From an optimization exercise on the open Yosys and OpenROAD flow, aimed at small area and a short achievable clock period; shortcuts taken in it are not production practice.
Only simulation tests tie the RTL to the original design; equivalence was not proved.

File: flow/run.sh
#!/bin/bash
# synth_recipe.tcl (not shown) runs the flow's synth.tcl, then flattens the netlist and writes it again
# the make line also repeats each setting of config.mk as NAME=value (left out here)
make -C /OpenROAD-flow-scripts/flow DESIGN_CONFIG=/design/flow/config.mk WORK_HOME=/design/flow/orfs CLKGATE_MAP_FILE= SYNTH_SCRIPT=/design/flow/synth_recipe.tcl finish
File: flow/config.mk
export PLATFORM = sky130hd
export DESIGN_NAME = v_mult_su
export DESIGN_NICKNAME = v_mult_su
export VERILOG_FILES = /design/flow/design.v
export SDC_FILE = /design/flow/constraint.sdc
export NUM_CORES = 4
export LEC_CHECK = 0
export CAP_MARGIN = 20
export CORE_MARGIN = 2
export CORE_UTILIZATION = 40
export SLEW_MARGIN = 20
File: flow/constraint.sdc
create_clock -name core_clock -period 8.5 [get_ports {clk}]
set_input_delay 1.7000 -clock core_clock [delete_from_list [all_inputs] [get_ports {clk}]]
set_output_delay 1.7000 -clock core_clock [all_outputs]
set_load 0.01 [all_outputs]
File: flow/design.v
module half_adder(
    input logic half_adder_a,        
    input logic half_adder_b,        
    output logic half_adder_sum,     
    output logic half_adder_carry     
);
  assign half_adder_sum = half_adder_a ^ half_adder_b;
  assign half_adder_carry = half_adder_a & half_adder_b;
endmodule
module full_adder(
    input logic  full_adder_operand_a,    
    input logic  full_adder_operand_b,    
    input logic  full_adder_carry_in,     
    output logic full_adder_sum,          
    output logic full_adder_carry         
);
    logic ha_sum;                         
    logic ha_carry;                       
 assign full_adder_sum = (full_adder_operand_a ^ full_adder_operand_b) ^ full_adder_carry_in;
 assign full_adder_carry = (full_adder_operand_a & full_adder_operand_b) |  (full_adder_operand_a & full_adder_carry_in) | (full_adder_operand_b & full_adder_carry_in) ;
endmodule
module carry_save_adder #(parameter ADDER_WIDTH = 2) (
    input logic  [ADDER_WIDTH-1:0]  operand_a_csa,   
    input logic  [ADDER_WIDTH-1:0]  operand_b_csa,   
    input logic  [ADDER_WIDTH-1:0]  operand_c_csa,   
    output logic [ADDER_WIDTH-1:0]  sum_csv,         
    output logic [ADDER_WIDTH-1:0]  carry_csv        
);
    genvar i;   
    generate 
        for (i = 0; i < ADDER_WIDTH; i++) begin
            full_adder one_bit_adder (
                .full_adder_operand_a(operand_a_csa[i]),   
                .full_adder_operand_b(operand_b_csa[i]),   
                .full_adder_carry_in(operand_c_csa[i]),     
                .full_adder_sum(sum_csv[i]),                 
                .full_adder_carry(carry_csv[i])              
            ); 
        end
    endgenerate
endmodule
module prefix_adder #( 
    parameter NO_CARRY     =  0,
    parameter ADDER_WIDTH  =  16,   
    parameter STAGE        =  $clog2(ADDER_WIDTH)  
)(
    input logic   [ADDER_WIDTH-1:0] operand_a,   
    input logic   [ADDER_WIDTH-1:0] operand_b,   
    output logic  [ADDER_WIDTH-1:0] sum_stage,   
    output logic                    carry_bka
);
    logic [STAGE:0] [ADDER_WIDTH-1:0] gen_vector;  
    logic [STAGE:0] [ADDER_WIDTH-1:0] pro_vector;  
    int Stage_number;  
    genvar i;          
    genvar j;          
    generate
        for (j = 0; j < ADDER_WIDTH; j++) begin
            pre_block pre_stage (
                .a_bit(operand_a[j]),                
                .b_bit(operand_b[j]),                
                .p_bit(pro_vector[0][j]),            
                .g_bit(gen_vector[0][j])             
            );   
        end
        for (j = 1; j <= STAGE; j++) begin
            for (i = 0; i < ADDER_WIDTH; i++) begin
                if (i < (2**(j-1))) begin
                    assign gen_vector[j][i] = gen_vector[j-1][i];
                    assign pro_vector[j][i] = pro_vector[j-1][i];                                  
                end
                else if (i < 2**(j)) begin
                    grey_cell stage_grey_cell (
                        .generate_cur(gen_vector[j-1][i]),  
                        .propagate_cur(pro_vector[j-1][i]),  
                        .generate_pre(gen_vector[j-1][i-(2**(j-1))]),  
                        .generate_for_sum(gen_vector[j][i])  
                    );
                    assign pro_vector[j][i] = pro_vector[j-1][i];  
                end  
                else if (i < 2**(STAGE+1)) begin
                    black_cell stage_black_cell (
                        .propagate_pre(pro_vector[j-1][i-(2**(j-1))]),  
                        .propagate_cur(pro_vector[j-1][i]),  
                        .generate_pre(gen_vector[j-1][i-(2**(j-1))]),  
                        .generate_cur(gen_vector[j-1][i]),  
                        .propagate_sig(pro_vector[j][i]),  
                        .generate_sig(gen_vector[j][i])  
                    ); 
                end
            end
        end
        for (i = 0; i < ADDER_WIDTH; i++) begin
            if (i == 0) begin
                assign sum_stage[i] = pro_vector[STAGE][i];
              if( NO_CARRY==0)
                begin
                assign  carry_bka= gen_vector[STAGE][ADDER_WIDTH-1];
                end
            end
            else begin
                sum_out sum_stage_init (
                    .carry_in(gen_vector[STAGE][i-1]),  
                    .propagate_in(pro_vector[0][i]),  
                    .out_sum(sum_stage[i])  
                );
            end
        end
    endgenerate
endmodule
module black_cell(
    input logic propagate_pre,   
    input logic propagate_cur,    
    input logic generate_pre,     
    input logic generate_cur,      
    output logic propagate_sig,    
    output logic generate_sig      
);
    assign propagate_sig = propagate_cur & propagate_pre;
    assign generate_sig = generate_cur | (propagate_cur & generate_pre);
endmodule
module pre_block(
    input logic a_bit,   
    input logic b_bit,   
    output logic p_bit,  
    output logic g_bit   
);
    assign p_bit = a_bit ^ b_bit;
    assign g_bit = a_bit & b_bit;
endmodule
module grey_cell(
    input logic generate_cur,     
    input logic propagate_cur,     
    input logic generate_pre,      
    output logic generate_for_sum  
);
    assign generate_for_sum = (propagate_cur & generate_pre) | generate_cur;
endmodule
module sum_out(
    input logic carry_in,         
    input logic propagate_in,     
    output logic out_sum          
);
    assign out_sum = carry_in ^ propagate_in;
endmodule
module adder_3_4 #(
    parameter ADDER_WIDTH = 3,           
    parameter CARRY_SIG   = 0,              
    parameter WIDTH_C     = ADDER_WIDTH - 1'b1,  
    parameter WIDTH_NC    = ADDER_WIDTH - 2'b10  
)(
    input  logic [ADDER_WIDTH-1:0] a,     
    output logic carry_out,               
    output logic [ADDER_WIDTH-1:0] sum    
);
genvar i;  
generate 
    if (ADDER_WIDTH == 3) begin
        logic gate_and;  
        assign gate_and = a[1] & a[0];
        assign sum[0] = ~a[0];
        assign sum[1] = a[1] ^ a[0];
        assign sum[2] = a[2] ^ gate_and;
    end
    else
    begin
        if (CARRY_SIG == 1) begin
            logic [WIDTH_C-1:0] gate_and;  
            for (i = 0; i < WIDTH_C; i++) begin
                if (i == 0) begin
                    assign gate_and[i] = a[i+1] & a[i];
                end
                else begin
                    assign gate_and[i] = a[i+1] & gate_and[i-1];  
                end
            end
            assign sum[0] = ~a[0];
            assign sum[1] = a[1] ^ a[0];
            assign carry_out = gate_and[WIDTH_C-1];
            for (i = 2; i <= WIDTH_C; i++) begin
                assign sum[i] = a[i] ^ gate_and[i-2];
            end
        end  
        else
        begin
            logic [WIDTH_NC-1:0] gate_and;  
            for (i = 0; i < WIDTH_NC; i++) begin
                if (i == 0) begin
                    assign gate_and[i] = a[i+1] & a[i];
                end
                else begin
                    assign gate_and[i] = a[i+1] & gate_and[i-1];  
                end
            end
            assign sum[0] = ~a[0];
            assign sum[1] = a[1] ^ a[0];
            for (i = 2; i < ADDER_WIDTH; i++) begin
                assign sum[i] = a[i] ^ gate_and[i-2];
            end
        end  
    end  
endgenerate
endmodule
module carray_select_adder #(
    parameter ADDER_WIDTH = 3   
)(
    input logic  [ADDER_WIDTH-1:0] operand_a_csela,  
    input logic  carry_in_csela,                      
    output logic [ADDER_WIDTH-1:0] sum_csela        
);
generate 
    if (ADDER_WIDTH == 3) begin
        logic [ADDER_WIDTH-1:0] sum_1;  
        adder_3_4 #(.ADDER_WIDTH(3)) adder_1 (
            .a(operand_a_csela),
            .sum(sum_1)
        );
        assign sum_csela = carry_in_csela ? sum_1 : operand_a_csela;
    end
    if (ADDER_WIDTH == 7) begin
        logic [6:0] sum_1;  
      adder_3_4 #(.ADDER_WIDTH(7)) adder_1_0 (
            .a(operand_a_csela),
            .sum(sum_1)
        );
      assign sum_csela= carry_in_csela ? sum_1 : operand_a_csela;
    end
    if (ADDER_WIDTH == 15) begin
        logic carry_1;  
        logic [6:0]  sum_1;  
        logic [7:0] sum_2;  
        logic  mux_sel;   
      adder_3_4 #(.ADDER_WIDTH(7),.CARRY_SIG(1)) adder_1_1 (
        .a(operand_a_csela[6:0]),
            .sum(sum_1),
            .carry_out(carry_1)
        );
      adder_3_4 #(.ADDER_WIDTH(8)) adder_1_2 (
        .a(operand_a_csela[14:7]),
        .sum(sum_2));
      assign sum_csela[6:0] = carry_in_csela ? sum_1   : operand_a_csela[6:0]; 
      assign mux_sel        = carry_in_csela ? carry_1 : 1'b0;
      assign sum_csela[14:7]   = mux_sel ? sum_2  : operand_a_csela[14:7];
    end
endgenerate
endmodule
module two_bit_multiplier (
    input logic [1:0] a,         
    input logic [1:0] b,         
    output logic [3:0] c         
);
    logic in_wire;               
    logic [2:0] and_gate_wire;   
    assign c[0] = a[0] & b[0];   
    assign and_gate_wire[0] = a[0] & b[1];  
    assign and_gate_wire[1] = a[1] & b[0];  
    assign and_gate_wire[2] = a[1] & b[1];  
    half_adder h_a_0 (
        .half_adder_a(and_gate_wire[0]),
        .half_adder_b(and_gate_wire[1]),
        .half_adder_sum(c[1]),    
        .half_adder_carry(in_wire)  
    );
    half_adder h_a_1 (
        .half_adder_a(and_gate_wire[2]),
        .half_adder_b(in_wire),
        .half_adder_sum(c[2]),     
        .half_adder_carry(c[3])     
    );
endmodule
module multiplier_4bit (
    input logic [3:0] a_4bit,            
    input logic [3:0] b_4bit,            
    output logic [7:0] mul_out_4bit      
);
    logic [3:0][3:0] mul_block_wire;     
    logic [3:0] csa_sum;                 
    logic [3:0] csa_carry;               
    two_bit_multiplier unit2_0 (
        .a(a_4bit[1:0]),
        .b(b_4bit[1:0]),
        .c(mul_block_wire[0])
    );
    two_bit_multiplier unit2_1 (
        .a(a_4bit[1:0]),
        .b(b_4bit[3:2]),
        .c(mul_block_wire[1])
    );
    two_bit_multiplier unit2_2 (
        .a(a_4bit[3:2]),
        .b(b_4bit[1:0]),
        .c(mul_block_wire[2])
    );
    two_bit_multiplier unit2_3 (
        .a(a_4bit[3:2]),
        .b(b_4bit[3:2]),
        .c(mul_block_wire[3])
    );
    assign mul_out_4bit[1:0] = mul_block_wire[0][1:0];  
    assign mul_out_4bit[2]=csa_sum[0];
    carry_save_adder #(.ADDER_WIDTH(4)) cs_adder (
        .operand_a_csa({mul_block_wire[3][1:0], mul_block_wire[0][3:2]}),  
        .operand_b_csa(mul_block_wire[1]),
        .operand_c_csa(mul_block_wire[2]),
        .sum_csv(csa_sum),
        .carry_csv(csa_carry)
    );
  prefix_adder #(.ADDER_WIDTH(5)) bk_adder_nc (
    .operand_a({mul_block_wire[3][3:2], csa_sum[3:1]}),  
    .operand_b({1'b0, csa_carry}),                       
    .sum_stage(mul_out_4bit[7:3])                             
);
endmodule
module  multiplier_8bit  (input  logic [7:0]  operand_a_8bit,
                          input  logic [7:0]  operand_b_8bit,
                          output logic [15:0] output_8bit_mul);
  logic [3:0][7:0] in_4bit_mul_block;
  logic [7:0]      csa_sum;
  logic [7:0]      csa_carry; 
  logic carry_bka;
  assign output_8bit_mul[3:0]=in_4bit_mul_block[0][3:0];
  assign output_8bit_mul[4]=csa_sum[0];
  multiplier_4bit unit4_0(.a_4bit(operand_a_8bit[3:0]),.b_4bit(operand_b_8bit[3:0]),.mul_out_4bit(in_4bit_mul_block[0]));
  multiplier_4bit unit4_1(.a_4bit(operand_a_8bit[3:0]),.b_4bit(operand_b_8bit[7:4]),.mul_out_4bit(in_4bit_mul_block[1]));
  multiplier_4bit unit4_2(.a_4bit(operand_a_8bit[7:4]),.b_4bit(operand_b_8bit[3:0]),.mul_out_4bit(in_4bit_mul_block[2]));
  multiplier_4bit unit4_3(.a_4bit(operand_a_8bit[7:4]),.b_4bit(operand_b_8bit[7:4]),.mul_out_4bit(in_4bit_mul_block[3]));
  carry_save_adder #(.ADDER_WIDTH(8)) cs_adder (
    .operand_a_csa({in_4bit_mul_block[3][3:0],in_4bit_mul_block [0][7:4]}), 
        .operand_b_csa(in_4bit_mul_block[1]),
        .operand_c_csa(in_4bit_mul_block[2]),
        .sum_csv(csa_sum),
        .carry_csv(csa_carry)
    );
  prefix_adder #(.ADDER_WIDTH(8),.NO_CARRY(0)) bk_adder  (
    .operand_a({in_4bit_mul_block[3][4], csa_sum[7:1]}),  
    .operand_b(csa_carry),                       
    .sum_stage(output_8bit_mul[12:5]) ,                            
    .carry_bka(carry_bka)
);
  carray_select_adder #(.ADDER_WIDTH(3)) csela (  .operand_a_csela(in_4bit_mul_block[3][7:5]),
                                       .carry_in_csela(carry_bka),
                                       .sum_csela(output_8bit_mul[15:13]));
endmodule
module multiplier_16bit (
    input logic clk,                           
    input logic rst,                           
    input logic [15:0] operand_a_16bit,       
    input logic [15:0] operand_b_16bit,       
    input logic [1:0] precision,               
    output logic [31:0] output_16bit_mul       
);
    logic [3:0][15:0] in_8bit_mul_block;       
    logic [31:0] output_16bit_mul_wire;        
    logic [31:0] output_16bit_mul_pr8;         
    logic [31:0] output_16bit_mul_pr16;        
    logic [7:0] mux_a_8bit_pre;                
    logic [15:0] csa_sum;                       
    logic [15:0] csa_carry;                     
    logic carry_bka;                            
    logic mux_sel;                              
    logic [3:0][15:0] in_8bit_mul_block_reg;   
    logic mux_sel_reg;                          
    multiplier_8bit unit8_0 (
        .operand_a_8bit(operand_a_16bit[7:0]),
        .operand_b_8bit(operand_b_16bit[7:0]),
        .output_8bit_mul(in_8bit_mul_block[0])
    );
    multiplier_8bit unit8_1 (
        .operand_a_8bit(mux_a_8bit_pre),
        .operand_b_8bit(operand_b_16bit[15:8]),
        .output_8bit_mul(in_8bit_mul_block[1])
    );
    multiplier_8bit unit8_2 (
        .operand_a_8bit(operand_a_16bit[15:8]),
        .operand_b_8bit(operand_b_16bit[7:0]),
        .output_8bit_mul(in_8bit_mul_block[2])
    );
    multiplier_8bit unit8_3 (
        .operand_a_8bit(operand_a_16bit[15:8]),
        .operand_b_8bit(operand_b_16bit[15:8]),
        .output_8bit_mul(in_8bit_mul_block[3])
    );
    carry_save_adder #(.ADDER_WIDTH(16)) cs_adder (
      .operand_a_csa({in_8bit_mul_block_reg[3][7:0], in_8bit_mul_block_reg[0][15:8]}), 
        .operand_b_csa(in_8bit_mul_block_reg[1]),
        .operand_c_csa(in_8bit_mul_block_reg[2]),
        .sum_csv(csa_sum),
        .carry_csv(csa_carry)
    );
    prefix_adder #(.ADDER_WIDTH(16), .NO_CARRY(0)) bk_adder (
        .operand_a({in_8bit_mul_block_reg[3][8], csa_sum[15:1]}), 
        .operand_b(csa_carry),                     
        .sum_stage(output_16bit_mul_pr16[24:9]),
        .carry_bka(carry_bka)
    );
    carray_select_adder #(.ADDER_WIDTH(7)) csela (
        .operand_a_csela(in_8bit_mul_block_reg[3][15:9]),
        .carry_in_csela(carry_bka),
        .sum_csela(output_16bit_mul_pr16[31:25])
    );
    assign mux_sel = (precision == 2'b00);   
  assign output_16bit_mul_pr16[8:0] = {csa_sum[0], in_8bit_mul_block_reg[0][7:0]};   
  assign output_16bit_mul_pr8 = {in_8bit_mul_block_reg[1], in_8bit_mul_block_reg[0]};     
    assign mux_a_8bit_pre = mux_sel ? operand_a_16bit[15:8] : operand_a_16bit[7:0];  
    assign output_16bit_mul = mux_sel_reg ? output_16bit_mul_pr8 : output_16bit_mul_pr16;  
    always_ff @(posedge clk, negedge rst) begin
        if (!rst) begin
            in_8bit_mul_block_reg <= 0;   
            mux_sel_reg <= 0;             
        end else begin
            mux_sel_reg <= mux_sel;       
            in_8bit_mul_block_reg <= in_8bit_mul_block;  
        end
    end
endmodule
module multiplier_32bit (
    input logic clk,                           
    input logic rst,                           
    input logic [31:0] operand_a_32bit,       
    input logic [31:0] operand_b_32bit,       
    input logic [1:0] precision,               
    output logic [63:0] output_32bit_mul       
);
    logic [3:0][31:0] in_16bit_mul_block;      
    logic [63:0] output_32bit_mul_wire;        
    logic [63:0] output_32bit_mul_pr8_16;      
    logic [63:0] output_32bit_mul_pr32;        
    logic [15:0] mux_a_16bit_pre;              
    logic [31:0] csa_sum;                       
    logic [31:0] csa_carry;                     
    logic carry_bka;                            
    logic mux_sel;                              
    logic [31:0] b_16_0;                        
    logic [31:0] b_16_1;                        
    logic [31:0] b_16_2;                        
    logic [31:0] b_16_3;                        
    logic mux_sel_reg;                          
    multiplier_16bit unit16_0 (
        .clk(clk),
        .rst(rst),
        .operand_a_16bit(operand_a_32bit[15:0]),
        .operand_b_16bit(operand_b_32bit[15:0]),
        .output_16bit_mul(in_16bit_mul_block[0]),
        .precision(precision)
    );
    multiplier_16bit unit16_1 (
        .clk(clk),
        .rst(rst),
        .operand_a_16bit(mux_a_16bit_pre),
        .operand_b_16bit(operand_b_32bit[31:16]),
        .output_16bit_mul(in_16bit_mul_block[1]),
        .precision(precision)
    );
    multiplier_16bit unit16_2 (
        .clk(clk),
        .rst(rst),
        .operand_a_16bit(operand_a_32bit[31:16]),
        .operand_b_16bit(operand_b_32bit[15:0]),
        .output_16bit_mul(in_16bit_mul_block[2]),
        .precision(precision)
    );
    multiplier_16bit unit16_3 (
        .clk(clk),
        .rst(rst),
        .operand_a_16bit(operand_a_32bit[31:16]),
        .operand_b_16bit(operand_b_32bit[31:16]),
        .output_16bit_mul(in_16bit_mul_block[3]),
        .precision(precision)
    );
    carry_save_adder #(.ADDER_WIDTH(32)) cs_adder (
        .operand_a_csa({in_16bit_mul_block[3][15:0], in_16bit_mul_block[0][31:16]}), 
        .operand_b_csa(in_16bit_mul_block[1]),
        .operand_c_csa(in_16bit_mul_block[2]),
        .sum_csv(csa_sum),
        .carry_csv(csa_carry)
    );
    prefix_adder #(.ADDER_WIDTH(32), .NO_CARRY(0)) bk_adder (
        .operand_a({in_16bit_mul_block[3][16], csa_sum[31:1]}), 
        .operand_b(csa_carry),                     
        .sum_stage(output_32bit_mul_pr32[48:17]),
        .carry_bka(carry_bka)
    );
    carray_select_adder #(.ADDER_WIDTH(15)) csela (
        .operand_a_csela(in_16bit_mul_block[3][31:17]),
        .carry_in_csela(carry_bka),
        .sum_csela(output_32bit_mul_pr32[63:49])
    );
    assign sum_bit0 = csa_sum[0];   
    assign mux_sel = (precision == 2'b10 || precision == 2'b11);   
    assign output_32bit_mul_pr32[16:0] = {csa_sum[0], in_16bit_mul_block[0][15:0]};   
    assign output_32bit_mul_pr8_16 = {in_16bit_mul_block[1], in_16bit_mul_block[0]};   
    assign mux_a_16bit_pre = mux_sel ? operand_a_32bit[15:0] : operand_a_32bit[31:16];   
    assign output_32bit_mul_wire = mux_sel_reg ? output_32bit_mul_pr32 : output_32bit_mul_pr8_16;   
    assign output_32bit_mul = output_32bit_mul_wire;   
    always_ff @(posedge clk, negedge rst) begin
        if (!rst) begin
            mux_sel_reg <= 0;   
        end else begin
            mux_sel_reg <= mux_sel;   
        end
    end
endmodule
module tc_8_16bits #(
    parameter WIDTH = 8,                 
    parameter FIRST_CHANK = 0,           
    parameter STAGE = $clog2(WIDTH)      
) (
    input logic  [WIDTH-1:0]  operand_a,   
    output logic [WIDTH-1:0]  operand_b,   
    input logic               mux,                      
    input logic  [1:0]        carry_in,           
    output logic              carry_out                
);
    logic [STAGE:0] [WIDTH-1:0] gen_vector;
    genvar i;  
    genvar j;  
    generate
        if (FIRST_CHANK == 0) begin
            logic inter_or_gate;  
            logic sig_a_0;  
            assign inter_or_gate = carry_in[0] | carry_in[1];
            assign sig_a_0 = mux ? inter_or_gate : operand_a[0];
            assign gen_vector[0][0] = mux ? (operand_a[0] | inter_or_gate) : operand_a[0];
            assign gen_vector[0][WIDTH-1:1] = operand_a[WIDTH-1:1];
            for (j = 1; j <= STAGE; j++) begin
                for (i = 0; i < WIDTH; i++) begin
                    if (i < (2**(j-1))) begin
                        assign gen_vector[j][i] = gen_vector[j-1][i];
                    end else begin
                        or_cell stage_or_cell (
                            .a_bit(gen_vector[j-1][i]),
                            .or_pre(gen_vector[j-1][i - (2**(j-1))]),
                            .carry(gen_vector[j][i])
                        );
                    end
                end
            end
            for (i = 0; i < WIDTH ; i++) begin
                if (i == 0) begin
                    assign operand_b[i] = mux ? (inter_or_gate ^ operand_a[0]) : operand_a[0];
                    assign carry_out = gen_vector[STAGE][WIDTH-1];
                end else begin
                    xor_cell xor_last_stage (
                        .gen_a(gen_vector[STAGE][i-1]),
                        .op_a(operand_a[i]),
                        .xor_out(operand_b[i])
                    );
                end
            end
        end else begin
            assign gen_vector[0] = operand_a;  
            for (j = 1; j <= STAGE; j++) begin
                for (i = 0; i < WIDTH; i++) begin
                    if (i < (2**(j-1))) begin
                        assign gen_vector[j][i] = gen_vector[j-1][i];
                    end else begin
                        or_cell stage_or_cell (
                            .a_bit(gen_vector[j-1][i]),
                            .or_pre(gen_vector[j-1][i - (2**(j-1))]),
                            .carry(gen_vector[j][i])
                        );
                    end
                end
            end
            for (i = 0; i < WIDTH; i++) begin
                if (i == 0) begin
                    assign operand_b[i] = gen_vector[STAGE][i];
                    assign carry_out = gen_vector[STAGE][WIDTH-1];
                end else begin
                    xor_cell xor_last_stage (
                        .gen_a(gen_vector[STAGE][i-1]),
                        .op_a(operand_a[i]),
                        .xor_out(operand_b[i])
                    );
                end
            end
        end
    endgenerate
endmodule
module or_cell (
    input logic  a_bit, 
    input logic  or_pre,
    output logic carry
);
    assign carry = a_bit | or_pre;  
endmodule
module xor_cell (
    input logic  gen_a, 
    input logic  op_a,
    output logic xor_out
);
    assign xor_out = gen_a ^ op_a;  
endmodule
module tc_bit_stream_with_precision #(parameter WIDTH=8)
(
    input  logic [1:0] precision,                      
    input  logic [(WIDTH*4)-1:0] operand_a,           
    output logic [(WIDTH*4)-1:0] output_operand      
);
    logic [1:0]            carry_out_from_8bit_tc_0;    
    logic [1:0]            carry_out_from_8bit_tc_1;   
    logic                  carry_out_from_8bit_tc;    
    logic [2:0]            mux_in;                   
    logic [2:0][WIDTH-1:0] output_operand_0;        
    logic [2:0][WIDTH-1:0] output_operand_1;       
    logic [1:0]            mux_sel;               
    tc_8_16bits #(
        .WIDTH(WIDTH), .FIRST_CHANK(1)
    ) from_bit0_bit7_0 (
        .operand_a(operand_a[WIDTH-1:0]),
        .operand_b(output_operand[WIDTH-1:0]),
        .carry_out(carry_out_from_8bit_tc)
    );
    tc_8_16bits #(
        .WIDTH(WIDTH)
    ) from_bit8_bit15_0 (
        .operand_a(operand_a[(WIDTH*2)-1:WIDTH]),
        .operand_b(output_operand_0[0]),
        .mux(mux_in[0]),
        .carry_in({operand_a[WIDTH-1], 1'b0}),
        .carry_out(carry_out_from_8bit_tc_0[0])
    );
    tc_8_16bits #(
        .WIDTH(WIDTH)
    ) from_bit8_bit15_1 (
        .operand_a(operand_a[(WIDTH*2)-1:WIDTH]),
        .operand_b(output_operand_1[0]),
        .mux(mux_in[0]),
        .carry_in({operand_a[WIDTH-1], 1'b1}),
        .carry_out(carry_out_from_8bit_tc_1[0])
    );
    tc_8_16bits #(
        .WIDTH(WIDTH)
    ) from_bit16_bit23_0 (
        .operand_a(operand_a[(WIDTH*3)-1:(WIDTH*2)]),
        .operand_b(output_operand_0[1]),
        .mux(mux_in[1]),
        .carry_in({operand_a[(2*WIDTH)-1], 1'b0}),
        .carry_out(carry_out_from_8bit_tc_0[1])
    );
    tc_8_16bits #(
        .WIDTH(WIDTH)
    ) from_bit16_bit23_1 (
        .operand_a(operand_a[(WIDTH*3)-1:(WIDTH*2)]),
        .operand_b(output_operand_1[1]),
        .mux(mux_in[1]),
        .carry_in({operand_a[(2*WIDTH)-1], 1'b1}),
        .carry_out(carry_out_from_8bit_tc_1[1])
    );
    tc_8_16bits #(
        .WIDTH(WIDTH)
    ) from_bit24_bit31_0 (
        .operand_a(operand_a[(WIDTH*4)-1:(WIDTH*3)]),
        .operand_b(output_operand_0[2]),
        .mux(mux_in[2]),
        .carry_in({operand_a[(3*WIDTH)-1], 1'b0})
    );
    tc_8_16bits #(
        .WIDTH(WIDTH )
    ) from_bit24_bit31_1 (
        .operand_a(operand_a[(WIDTH*4)-1:(WIDTH*3)]),
        .operand_b(output_operand_1[2]),
        .mux(mux_in[2]),
        .carry_in({operand_a[(3*WIDTH)-1], 1'b1})
    );
    assign mux_sel[0] = carry_out_from_8bit_tc ? carry_out_from_8bit_tc_1[0] : carry_out_from_8bit_tc_0[0];
    assign mux_sel[1] = mux_sel[0] ? carry_out_from_8bit_tc_1[1] : carry_out_from_8bit_tc_0[1];
    assign output_operand[(WIDTH*2)-1:WIDTH] = carry_out_from_8bit_tc ? output_operand_1[0] : output_operand_0[0];
    assign output_operand[(WIDTH*3)-1:(WIDTH*2)] = mux_sel[0] ? output_operand_1[1] : output_operand_0[1];
    assign output_operand[(WIDTH*4)-1:(WIDTH*3)] = mux_sel[1] ? output_operand_1[2] : output_operand_0[2];
    always_comb begin
        if (precision == 2'b00 || precision == 2'b11) begin
            mux_in[0] = 1'b0;
        end 
        else begin
            mux_in[0] = 1'b1;
        end
        if (precision == 2'b10) begin
            mux_in[1] = 1'b1;
        end 
        else begin
            mux_in[1] = 1'b0;
        end
        if (precision == 2'b00 || precision == 2'b11) begin
            mux_in[2] = 1'b0;
        end 
        else begin
            mux_in[2] = 1'b1;
        end
    end
endmodule
module operand_tc_contorl #(
    parameter operand_select = 0
) (
    input  logic [1:0] opcode,
    input  logic [1:0] precision,
    input  logic [31:0] operand_a,
    output logic [31:0] operand_a_from_tc,
    output logic [3:0] sign_signal
);
    logic [3:0] mux_select_opm;
    logic [31:0] operand_a2;
    logic opcode_signal;
    assign sign_signal = mux_select_opm;
    tc_bit_stream_with_precision tc_32bit_with_precision (
        .precision(precision),
        .operand_a(operand_a),
        .output_operand(operand_a2)
    );
    generate
      if (operand_select == 0) begin
          assign opcode_signal = (opcode == 2'b00 || opcode == 2'b01 || opcode == 2'b11);
        end 
        else begin
          assign opcode_signal = (opcode == 2'b00 || opcode == 2'b01);
        end
    endgenerate
    always_comb begin
        mux_select_opm[0] = (opcode_signal & (
            ((precision == 2'b00 || precision == 2'b11) && operand_a[7] == 1'b1) ||
            ((precision == 2'b01) && operand_a[15] == 1'b1) ||
            ((precision == 2'b10) && operand_a[31] == 1'b1)
        ));
        mux_select_opm[1] = (opcode_signal & (
            ((precision == 2'b00 || precision == 2'b11) && operand_a[15] == 1'b1) ||
 ((precision == 2'b01) && operand_a[15] == 1'b1) ||
            ((precision == 2'b10) && operand_a[31] == 1'b1)
        ));
        mux_select_opm[2] = (opcode_signal & (
            ((precision == 2'b00 || precision == 2'b11) && operand_a[23] == 1'b1) ||
            ((precision == 2'b01) && operand_a[31] == 1'b1) ||
            ((precision == 2'b10) && operand_a[31] == 1'b1)
        ));
        mux_select_opm[3] = (opcode_signal & (
            ((precision == 2'b00 || precision == 2'b11) && operand_a[31] == 1'b1) ||
            ((precision == 2'b01) && operand_a[31] == 1'b1) ||
            ((precision == 2'b10) && operand_a[31] == 1'b1)
        ));
        operand_a_from_tc[7:0] = (mux_select_opm[0]) ? operand_a2[7:0] : operand_a[7:0];
        operand_a_from_tc[15:8] = (mux_select_opm[1]) ? operand_a2[15:8] : operand_a[15:8];
        operand_a_from_tc[23:16] = (mux_select_opm[2]) ? operand_a2[23:16] : operand_a[23:16];
        operand_a_from_tc[31:24] = (mux_select_opm[3]) ? operand_a2[31:24] : operand_a[31:24];
    end
endmodule
module output_control #(parameter WIDTH = 16) (
    input logic [63:0]  mul_block_output,      
    input logic [1:0]   opcode,               
    input logic [1:0]   precision,           
    input logic [3:0]   sign_signal_a,      
    input logic [3:0]   sign_signal_b,     
    output logic [31:0] mul_out           
);
    logic [63:0] mul_out_tc;               
    logic [63:0] mul_out_mux_sel;         
    logic [3:0]  sign_mux_sel;           
    tc_bit_stream_with_precision #(.WIDTH(WIDTH)) tc_64bit_with_precision (
        .operand_a(mul_block_output),
        .output_operand(mul_out_tc),
        .precision(precision)
    );
    genvar i;
    generate 
        for (i = 0; i <= 3; i++) begin
            assign sign_mux_sel[i] = sign_signal_a[i] ^ sign_signal_b[i];
            assign mul_out_mux_sel[(WIDTH * (i + 1)) - 1 : WIDTH * i] = 
                sign_mux_sel[i] ? mul_out_tc[(WIDTH * (i + 1)) - 1 : WIDTH * i] : 
                mul_block_output[(WIDTH * (i + 1)) - 1 : WIDTH * i]; 
        end
    endgenerate
    always_comb begin
      mul_out={ mul_out_mux_sel[56:48], mul_out_mux_sel[39:32], mul_out_mux_sel[23:16], mul_out_mux_sel[7:0]};
        if (opcode == 2'b00 && precision == 2'b00) begin
            mul_out = {mul_out_mux_sel[56:48], mul_out_mux_sel[39:32], 
                       mul_out_mux_sel[23:16], mul_out_mux_sel[7:0]};
        end else if (opcode == 2'b00 && precision == 2'b01) begin
            mul_out = {mul_out_mux_sel[47:32], mul_out_mux_sel[15:0]};
        end else if (opcode == 2'b00 && precision == 2'b10) begin
            mul_out = mul_out_mux_sel[31:0];
        end else if (opcode == 2'b00 && precision == 2'b11) begin
            mul_out = {mul_out_mux_sel[56:48], mul_out_mux_sel[39:32], 
                       mul_out_mux_sel[23:16], mul_out_mux_sel[7:0]};
        end else if (opcode != 2'b00 && precision == 2'b00) begin
          mul_out = {mul_out_mux_sel[63:56], mul_out_mux_sel[47:40], 
                       mul_out_mux_sel[31:24], mul_out_mux_sel[15:8]};
        end else if (opcode != 2'b00 && precision == 2'b01) begin 
            mul_out = {mul_out_mux_sel[63:48], mul_out_mux_sel[31:16]};
        end else if (opcode != 2'b00 && precision == 2'b10) begin
            mul_out = mul_out_mux_sel[63:32];
        end
    end
endmodule
module v_mult_su (
    input logic clk,                      
    input logic rst,                      
    input logic [31:0] operand_a_reg,    
    input logic [31:0] operand_b_reg,    
    input logic [1:0] opcode_reg,         
    input logic [1:0] precision_reg,      
    output logic [31:0] mul_out           
);
    logic [1:0] opcode;                   
    logic [1:0] precision;                
    logic [31:0] operand_a;               
    logic [31:0] operand_b;               
    logic [31:0] operand_a_from_tc;       
    logic [31:0] operand_b_from_tc;       
    logic [3:0] sign_signal_a;            
    logic [3:0] sign_signal_b;            
    logic [63:0] mul_block_out;           
    logic [1:0] opcode_pipe1;             
    logic [3:0] sign_signal_a_w;          
    logic [3:0] sign_signal_b_w;          
    logic [31:0] mul_out_w;               
    logic [1:0] precision_pipe1;          
   output_control #(.WIDTH(16)) output_select_control (
        .opcode(opcode_pipe1),
        .precision(precision_pipe1),
        .sign_signal_a(sign_signal_a),
        .sign_signal_b(sign_signal_b),
        .mul_out(mul_out_w),
      .mul_block_output(mul_block_out)
    );
   operand_tc_contorl    operand_a_tc(
        .opcode(opcode),
        .precision(precision),
        .operand_a(operand_a),
        .operand_a_from_tc(operand_a_from_tc),
        .sign_signal(sign_signal_a_w)
    );
  operand_tc_contorl #( .operand_select(1)) operand_b_tc (
        .opcode(opcode),
        .precision(precision),
        .operand_a(operand_b),
        .operand_a_from_tc(operand_b_from_tc),
        .sign_signal(sign_signal_b_w)
    );
    multiplier_32bit mul_block32 (
        .clk(clk),
        .rst(rst),
        .operand_a_32bit(operand_a_from_tc),
        .operand_b_32bit(operand_b_from_tc),
        .output_32bit_mul(mul_block_out),
        .precision(precision)
    );
    always_ff @(posedge clk, negedge rst) begin
        if (!rst) begin
            operand_a <= '0;
            operand_b <= '0;
            opcode    <= '0;
            precision <= '0;
        end else begin
            operand_a <= operand_a_reg;
            operand_b <= operand_b_reg;
            opcode <= opcode_reg;
            precision <= precision_reg;
        end
    end
    always_ff @(posedge clk, negedge rst) 
      begin
        if (!rst) begin
            sign_signal_a    <= '0;
            sign_signal_b    <= '0;
            opcode_pipe1     <= '0;
            precision_pipe1  <= '0;
        end 
        else 
          begin
            sign_signal_a   <= sign_signal_a_w;
            sign_signal_b   <= sign_signal_b_w;
            opcode_pipe1    <= opcode;
            precision_pipe1 <= precision;
        end
      end
    always_ff @(posedge clk, negedge rst) begin
        if (!rst) begin
            mul_out <= '0;
        end else 
          begin
            mul_out <= mul_out_w;
        end
    end
endmodule   
==> run summary <==
run status - complete, no violations
flop and latch count out of synthesis - 370
detailed-routing iteration count for the pre-antenna-repair pass - 5
total half-perimeter wirelength after legalization and detailed placement - 157000 um
total die area - 151000 um2
clock buffers created by TritonCTS - 51
sequential cell area fraction in the yosys report - 15.6%
initial core utilization - 40.2%
leftover overflow at the end of global routing - 0
number of global-route vias before repair - 50.0k
post-synthesis cell type with the largest combined area - sky130_fd_sc_hd__ha_1
total via count in the routed design - 49.1k
worst setup path class - reg2reg
fin worst setup slack - 0.319 ns
kind of launch point of the worst setup path - flip-flop
CTS tree - built
M1 WL - 85500 um
number of setup violations in the final report - 0
number of hold-repair buffers added at the cts stage - 0
TritonCTS Sinks - 370
aggregate routed wire length - 190000 um
wire length on met3 - 12200 um
GPL Wtd Cong - 0.960
Design Area, Final - 69100 um2
highest achievable clock rate - 0.122 GHz
count of flip-flops with a built-in enable after synthesis - 0
max-slew violation count - 0
Top cell by count, worst path - sky130_fd_sc_hd__ha_2
max-cap violation count - 0
number of warnings reported in the yosys synthesis log - 9
DRC marker count from the first detailed-route iteration - 3801
top flip-flop cell by instance count after synthesis - sky130_fd_sc_hd__dfrtp_1
final cycle utilization of the critical path - 96.3%
largest cells by area after synthesis - sky130_fd_sc_hd__ha_1 23%, sky130_fd_sc_hd__fa_1 19%, sky130_fd_sc_hd__dfrtp_1 16%
Hold WS - 0.510 ns
async set-or-reset flop fraction in the synthesized netlist - 100%
Clock Tree Buf Depth - 3
post-synthesis area per instance - 8.70 um2
area grow syn2layout - 16.6%
pin count of the biggest net entering global routing - 133
count of H-tree levels built during CTS - 2
instance area after placement - 66400 um2
root buffer cell - sky130_fd_sc_hd__clkbuf_16
time the worst path needs with I/O delays and setup - 8.18 ns
top layer reached by signal wires - met5
number of resized instances in the post-cts repair step - 12
initial antenna violation count - 9
post-route ant nets - 0
setup skew after layout - 0.0583 ns
number of nets in the final layout - 9019
clock-pin slew on the worst setup and hold paths - 0.07 ns
count of buffers from port buffering - 101
post-synthesis cell area - 59300 um2
total track usage - 25.3%
post-layout utilization of the core - 46.9%
fraction of final layout cells sized beyond drive strength 1 - 12.9%
crit-path max cell delay - 0.44 ns
setup repair after global routing missed its margin - true
detailed-routed wire length on met2 - 85100 um
hold crit path type - reg2reg
final hold vios - 0
Routed WL per cell - 20.5 um
CP max FO - 7
clock latency reported for the late side of the worst-skew pair - 0.70 ns
unique cell type count in the Yosys netlist - 105
post-synthesis net count - 8525
number of cells produced by synthesis - 6813
setup slack after placement - -0.261 ns
Post CTS Setup Buffer Count - 1
number of design rule violations left after detail routing - 0
transition at the pin with the smallest max-transition slack - 1.19 ns
Critical-path top delay cell - sky130_fd_sc_hd__fa_2
Arrival @ worst endpoint - 8.73 ns
IO Pins - 102
Vias/cell - 5.30
fraction of synthesized cell area taken by the top area cell type - 22.7%
Worst setup EP type - flip-flop
worst-case headroom to the max-slew limit - 20.5%
WP data required - 9.04 ns
first-pass GRT wire length - 294000 um
-- synthesized netlist by cell type (all sizes together) (15+ instances only) --
library cell and count:
mux2i 54, dfrtp 370, and3 23, a211oi 37, nor2b 21, nor2 1071
a31oi 32, a21oi 389, xor2 235, a21o 197, o21a 35, nand2 371
o211ai 20, o22ai 15, and2 17, mux2 52, or2 27, nand2b 56
a221oi 15, o21bai 32, fa 565, a21boi 18, nand3 44, inv 1051
xnor2 270, buf 26, nor3 53, o31ai 28, or3 21, ha 1077
o21ai 219, clkbuf 196
-- placed cells by master (no fill, tap or decap), types with 21 or more instances in the layout --
| cell | n |
|---|---|
| sky130_fd_sc_hd__a211oi_1 | 31 |
| sky130_fd_sc_hd__a21o_1 | 197 |
| sky130_fd_sc_hd__a21oi_1 | 356 |
| sky130_fd_sc_hd__a21oi_2 | 32 |
| sky130_fd_sc_hd__a31oi_1 | 31 |
| sky130_fd_sc_hd__and3_1 | 23 |
| sky130_fd_sc_hd__buf_12 | 24 |
| sky130_fd_sc_hd__buf_4 | 527 |
| sky130_fd_sc_hd__clkbuf_16 | 52 |
| sky130_fd_sc_hd__clkdlybuf4s50_1 | 100 |
| sky130_fd_sc_hd__dfrtp_1 | 368 |
| sky130_fd_sc_hd__fa_1 | 538 |
| sky130_fd_sc_hd__fa_2 | 27 |
| sky130_fd_sc_hd__ha_1 | 1057 |
| sky130_fd_sc_hd__inv_1 | 1045 |
| sky130_fd_sc_hd__mux2_2 | 46 |
| sky130_fd_sc_hd__mux2i_1 | 52 |
| sky130_fd_sc_hd__nand2_1 | 364 |
| sky130_fd_sc_hd__nand2b_1 | 55 |
| sky130_fd_sc_hd__nand3_1 | 42 |
| sky130_fd_sc_hd__nor2_1 | 1068 |
| sky130_fd_sc_hd__nor2b_1 | 21 |
| sky130_fd_sc_hd__nor3_1 | 48 |
| sky130_fd_sc_hd__o21a_1 | 35 |
| sky130_fd_sc_hd__o21ai_0 | 157 |
| sky130_fd_sc_hd__o21ai_1 | 40 |
| sky130_fd_sc_hd__o21ai_2 | 21 |
| sky130_fd_sc_hd__o21bai_1 | 32 |
| sky130_fd_sc_hd__o31ai_1 | 27 |
| sky130_fd_sc_hd__or2_2 | 25 |
| sky130_fd_sc_hd__xnor2_1 | 238 |
| sky130_fd_sc_hd__xnor2_2 | 30 |
| sky130_fd_sc_hd__xor2_1 | 222 |
-- worst paths after layout --
check,start,to,slack [ns],cells after the start
worst max-delay path,operand_a[0],mul_block32.unit16_2.in_8bit_mul_block_reg[30],0.32,46
max in group asynchronous,rst,mul_out[31],6.16,2
worst max register to register,operand_a[0],mul_block32.unit16_2.in_8bit_mul_block_reg[30],0.32,46
worst min-delay path,precision[1],precision_pipe1[1],0.51,1
worst min register to register,precision[1],precision_pipe1[1],0.51,1
min in group asynchronous,rst,operand_a[10],1.01,1
-- cells by family after synthesis --
family	count (synthesis)	synth area share, %
DFF	370	15.6
and+or+nand+nor	1769	12.6
adders and majority gates	1642	41.8
xor gates and xnor gates	505	7.46
AOI/OAI and AO/OA	1146	12.4
muxes	106	1.91
buffers and inverters	1275	8.13
-- through the flow --
step	cells	TNS (ns)
finish	9279	0
global route	9278	-0.739
CTS	9244	-0.00602
detailed placement	9149	-2.63
global placement	9149	-1.56
floorplan	6813	0
-- layer usage --
layer  track usage (%)  up-vias
met2              40.6     1465
met3              3.11      308
met5                 0        -
li1                  -    23300
met1              35.1    24100
met4              8.77        6
-- worst max-delay path, delay by kind of cell, from the launching register on --
kind | cells | cell delay [ns]
adders and majority gates | 11 | 3.06
DFF | 1 | 0.41
and+or+nand+nor | 13 | 1.80
buffers and inverters | 10 | 1.07
muxes | 1 | 0.33
xor gates and xnor gates | 1 | 0.22
AOI/OAI and AO/OA | 10 | 1.12
-- cell type report --
cell class / count / area, um2
fill: 14100 / 78400
multi-input combinational: 5168 / 46200
timing repair buffer: 663 / 5590
tap: 1930 / 2410
sequential: 370 / 9260
clock inverter: 32 / 335
antenna: 1 / 2.50
clock buffer: 62 / 1390
inverter: 1053 / 3950
Fig. 1: supply network
Bar = 100 um. Pins as bars on the die edge.
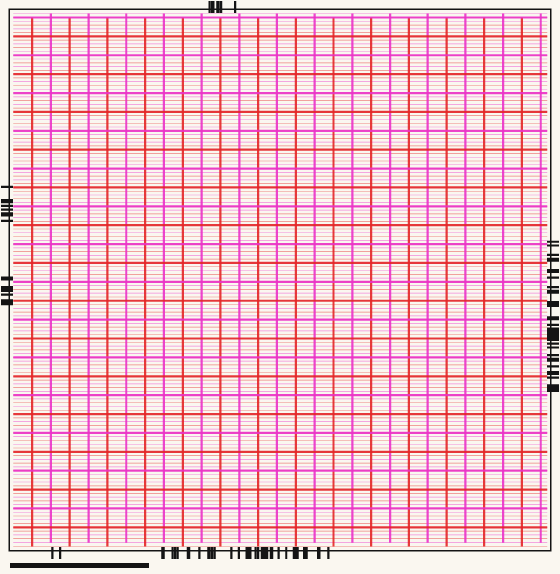
color	net
magenta	VDD
red	VSS
rows	141
met1 rails	142
signal pins	102
met4 straps	28
vertical die dimension: 389 um
Chip Width: 389 um
Core Area: 147000 um2

Fig. 2: cells colored by class
Bar = 100 um.
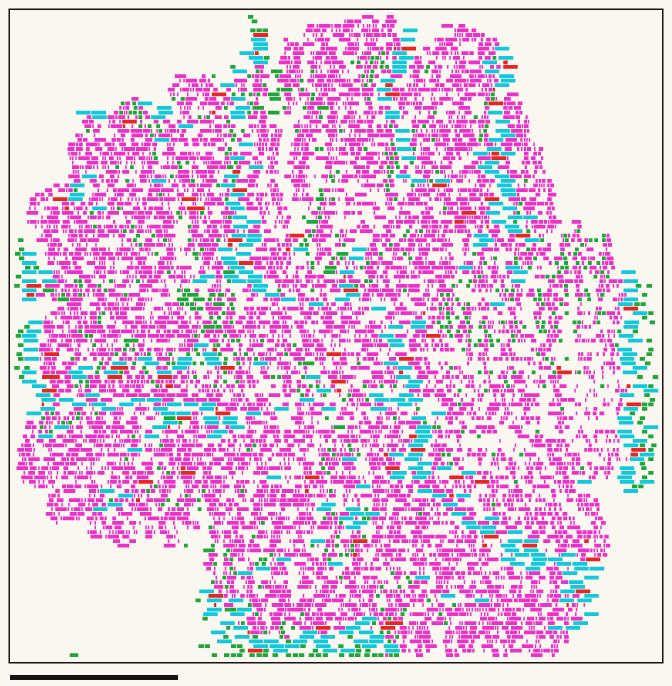
color	class	cells	share of their area
magenta	all other logic	6221	75%
cyan	flops	370	14%
green	other buffers and delay cells	663	8.4%
red	clock drivers and dummy loads	94	2.6%
Placement Rows: 141
fraction of area in registers: 13.4%

[what the ideal ports hide]
The results above use ideal ports. As a check the final layout listed here was re-extracted and re-timed, cells and wires unchanged. Step 1, drivers: a clkbuf_16 drives clk and a buf_2 each remaining input, both assumed. Step 2 adds t to the input delays and takes it off the output delays; t is the mean of the earliest and latest rising clock arrival at the registers after step 1. Input paths then give back, and output paths get back, about the clock's delay inside the block. a / b / c = no drivers / after step 1 / after step 2; a / b = the first two.
t, ns: 0.740
setup slack, ns: 0.319 / 0.319 / 0.319
clock arrival spread, ns: 0.058 / 0.058
slew at the worst register clock pin (ns): 0.08 / 0.08
After both steps this run still meets setup and hold. The setup slack of this run moves by 0.000 ns with the drivers and by 0.000 ns with both steps.
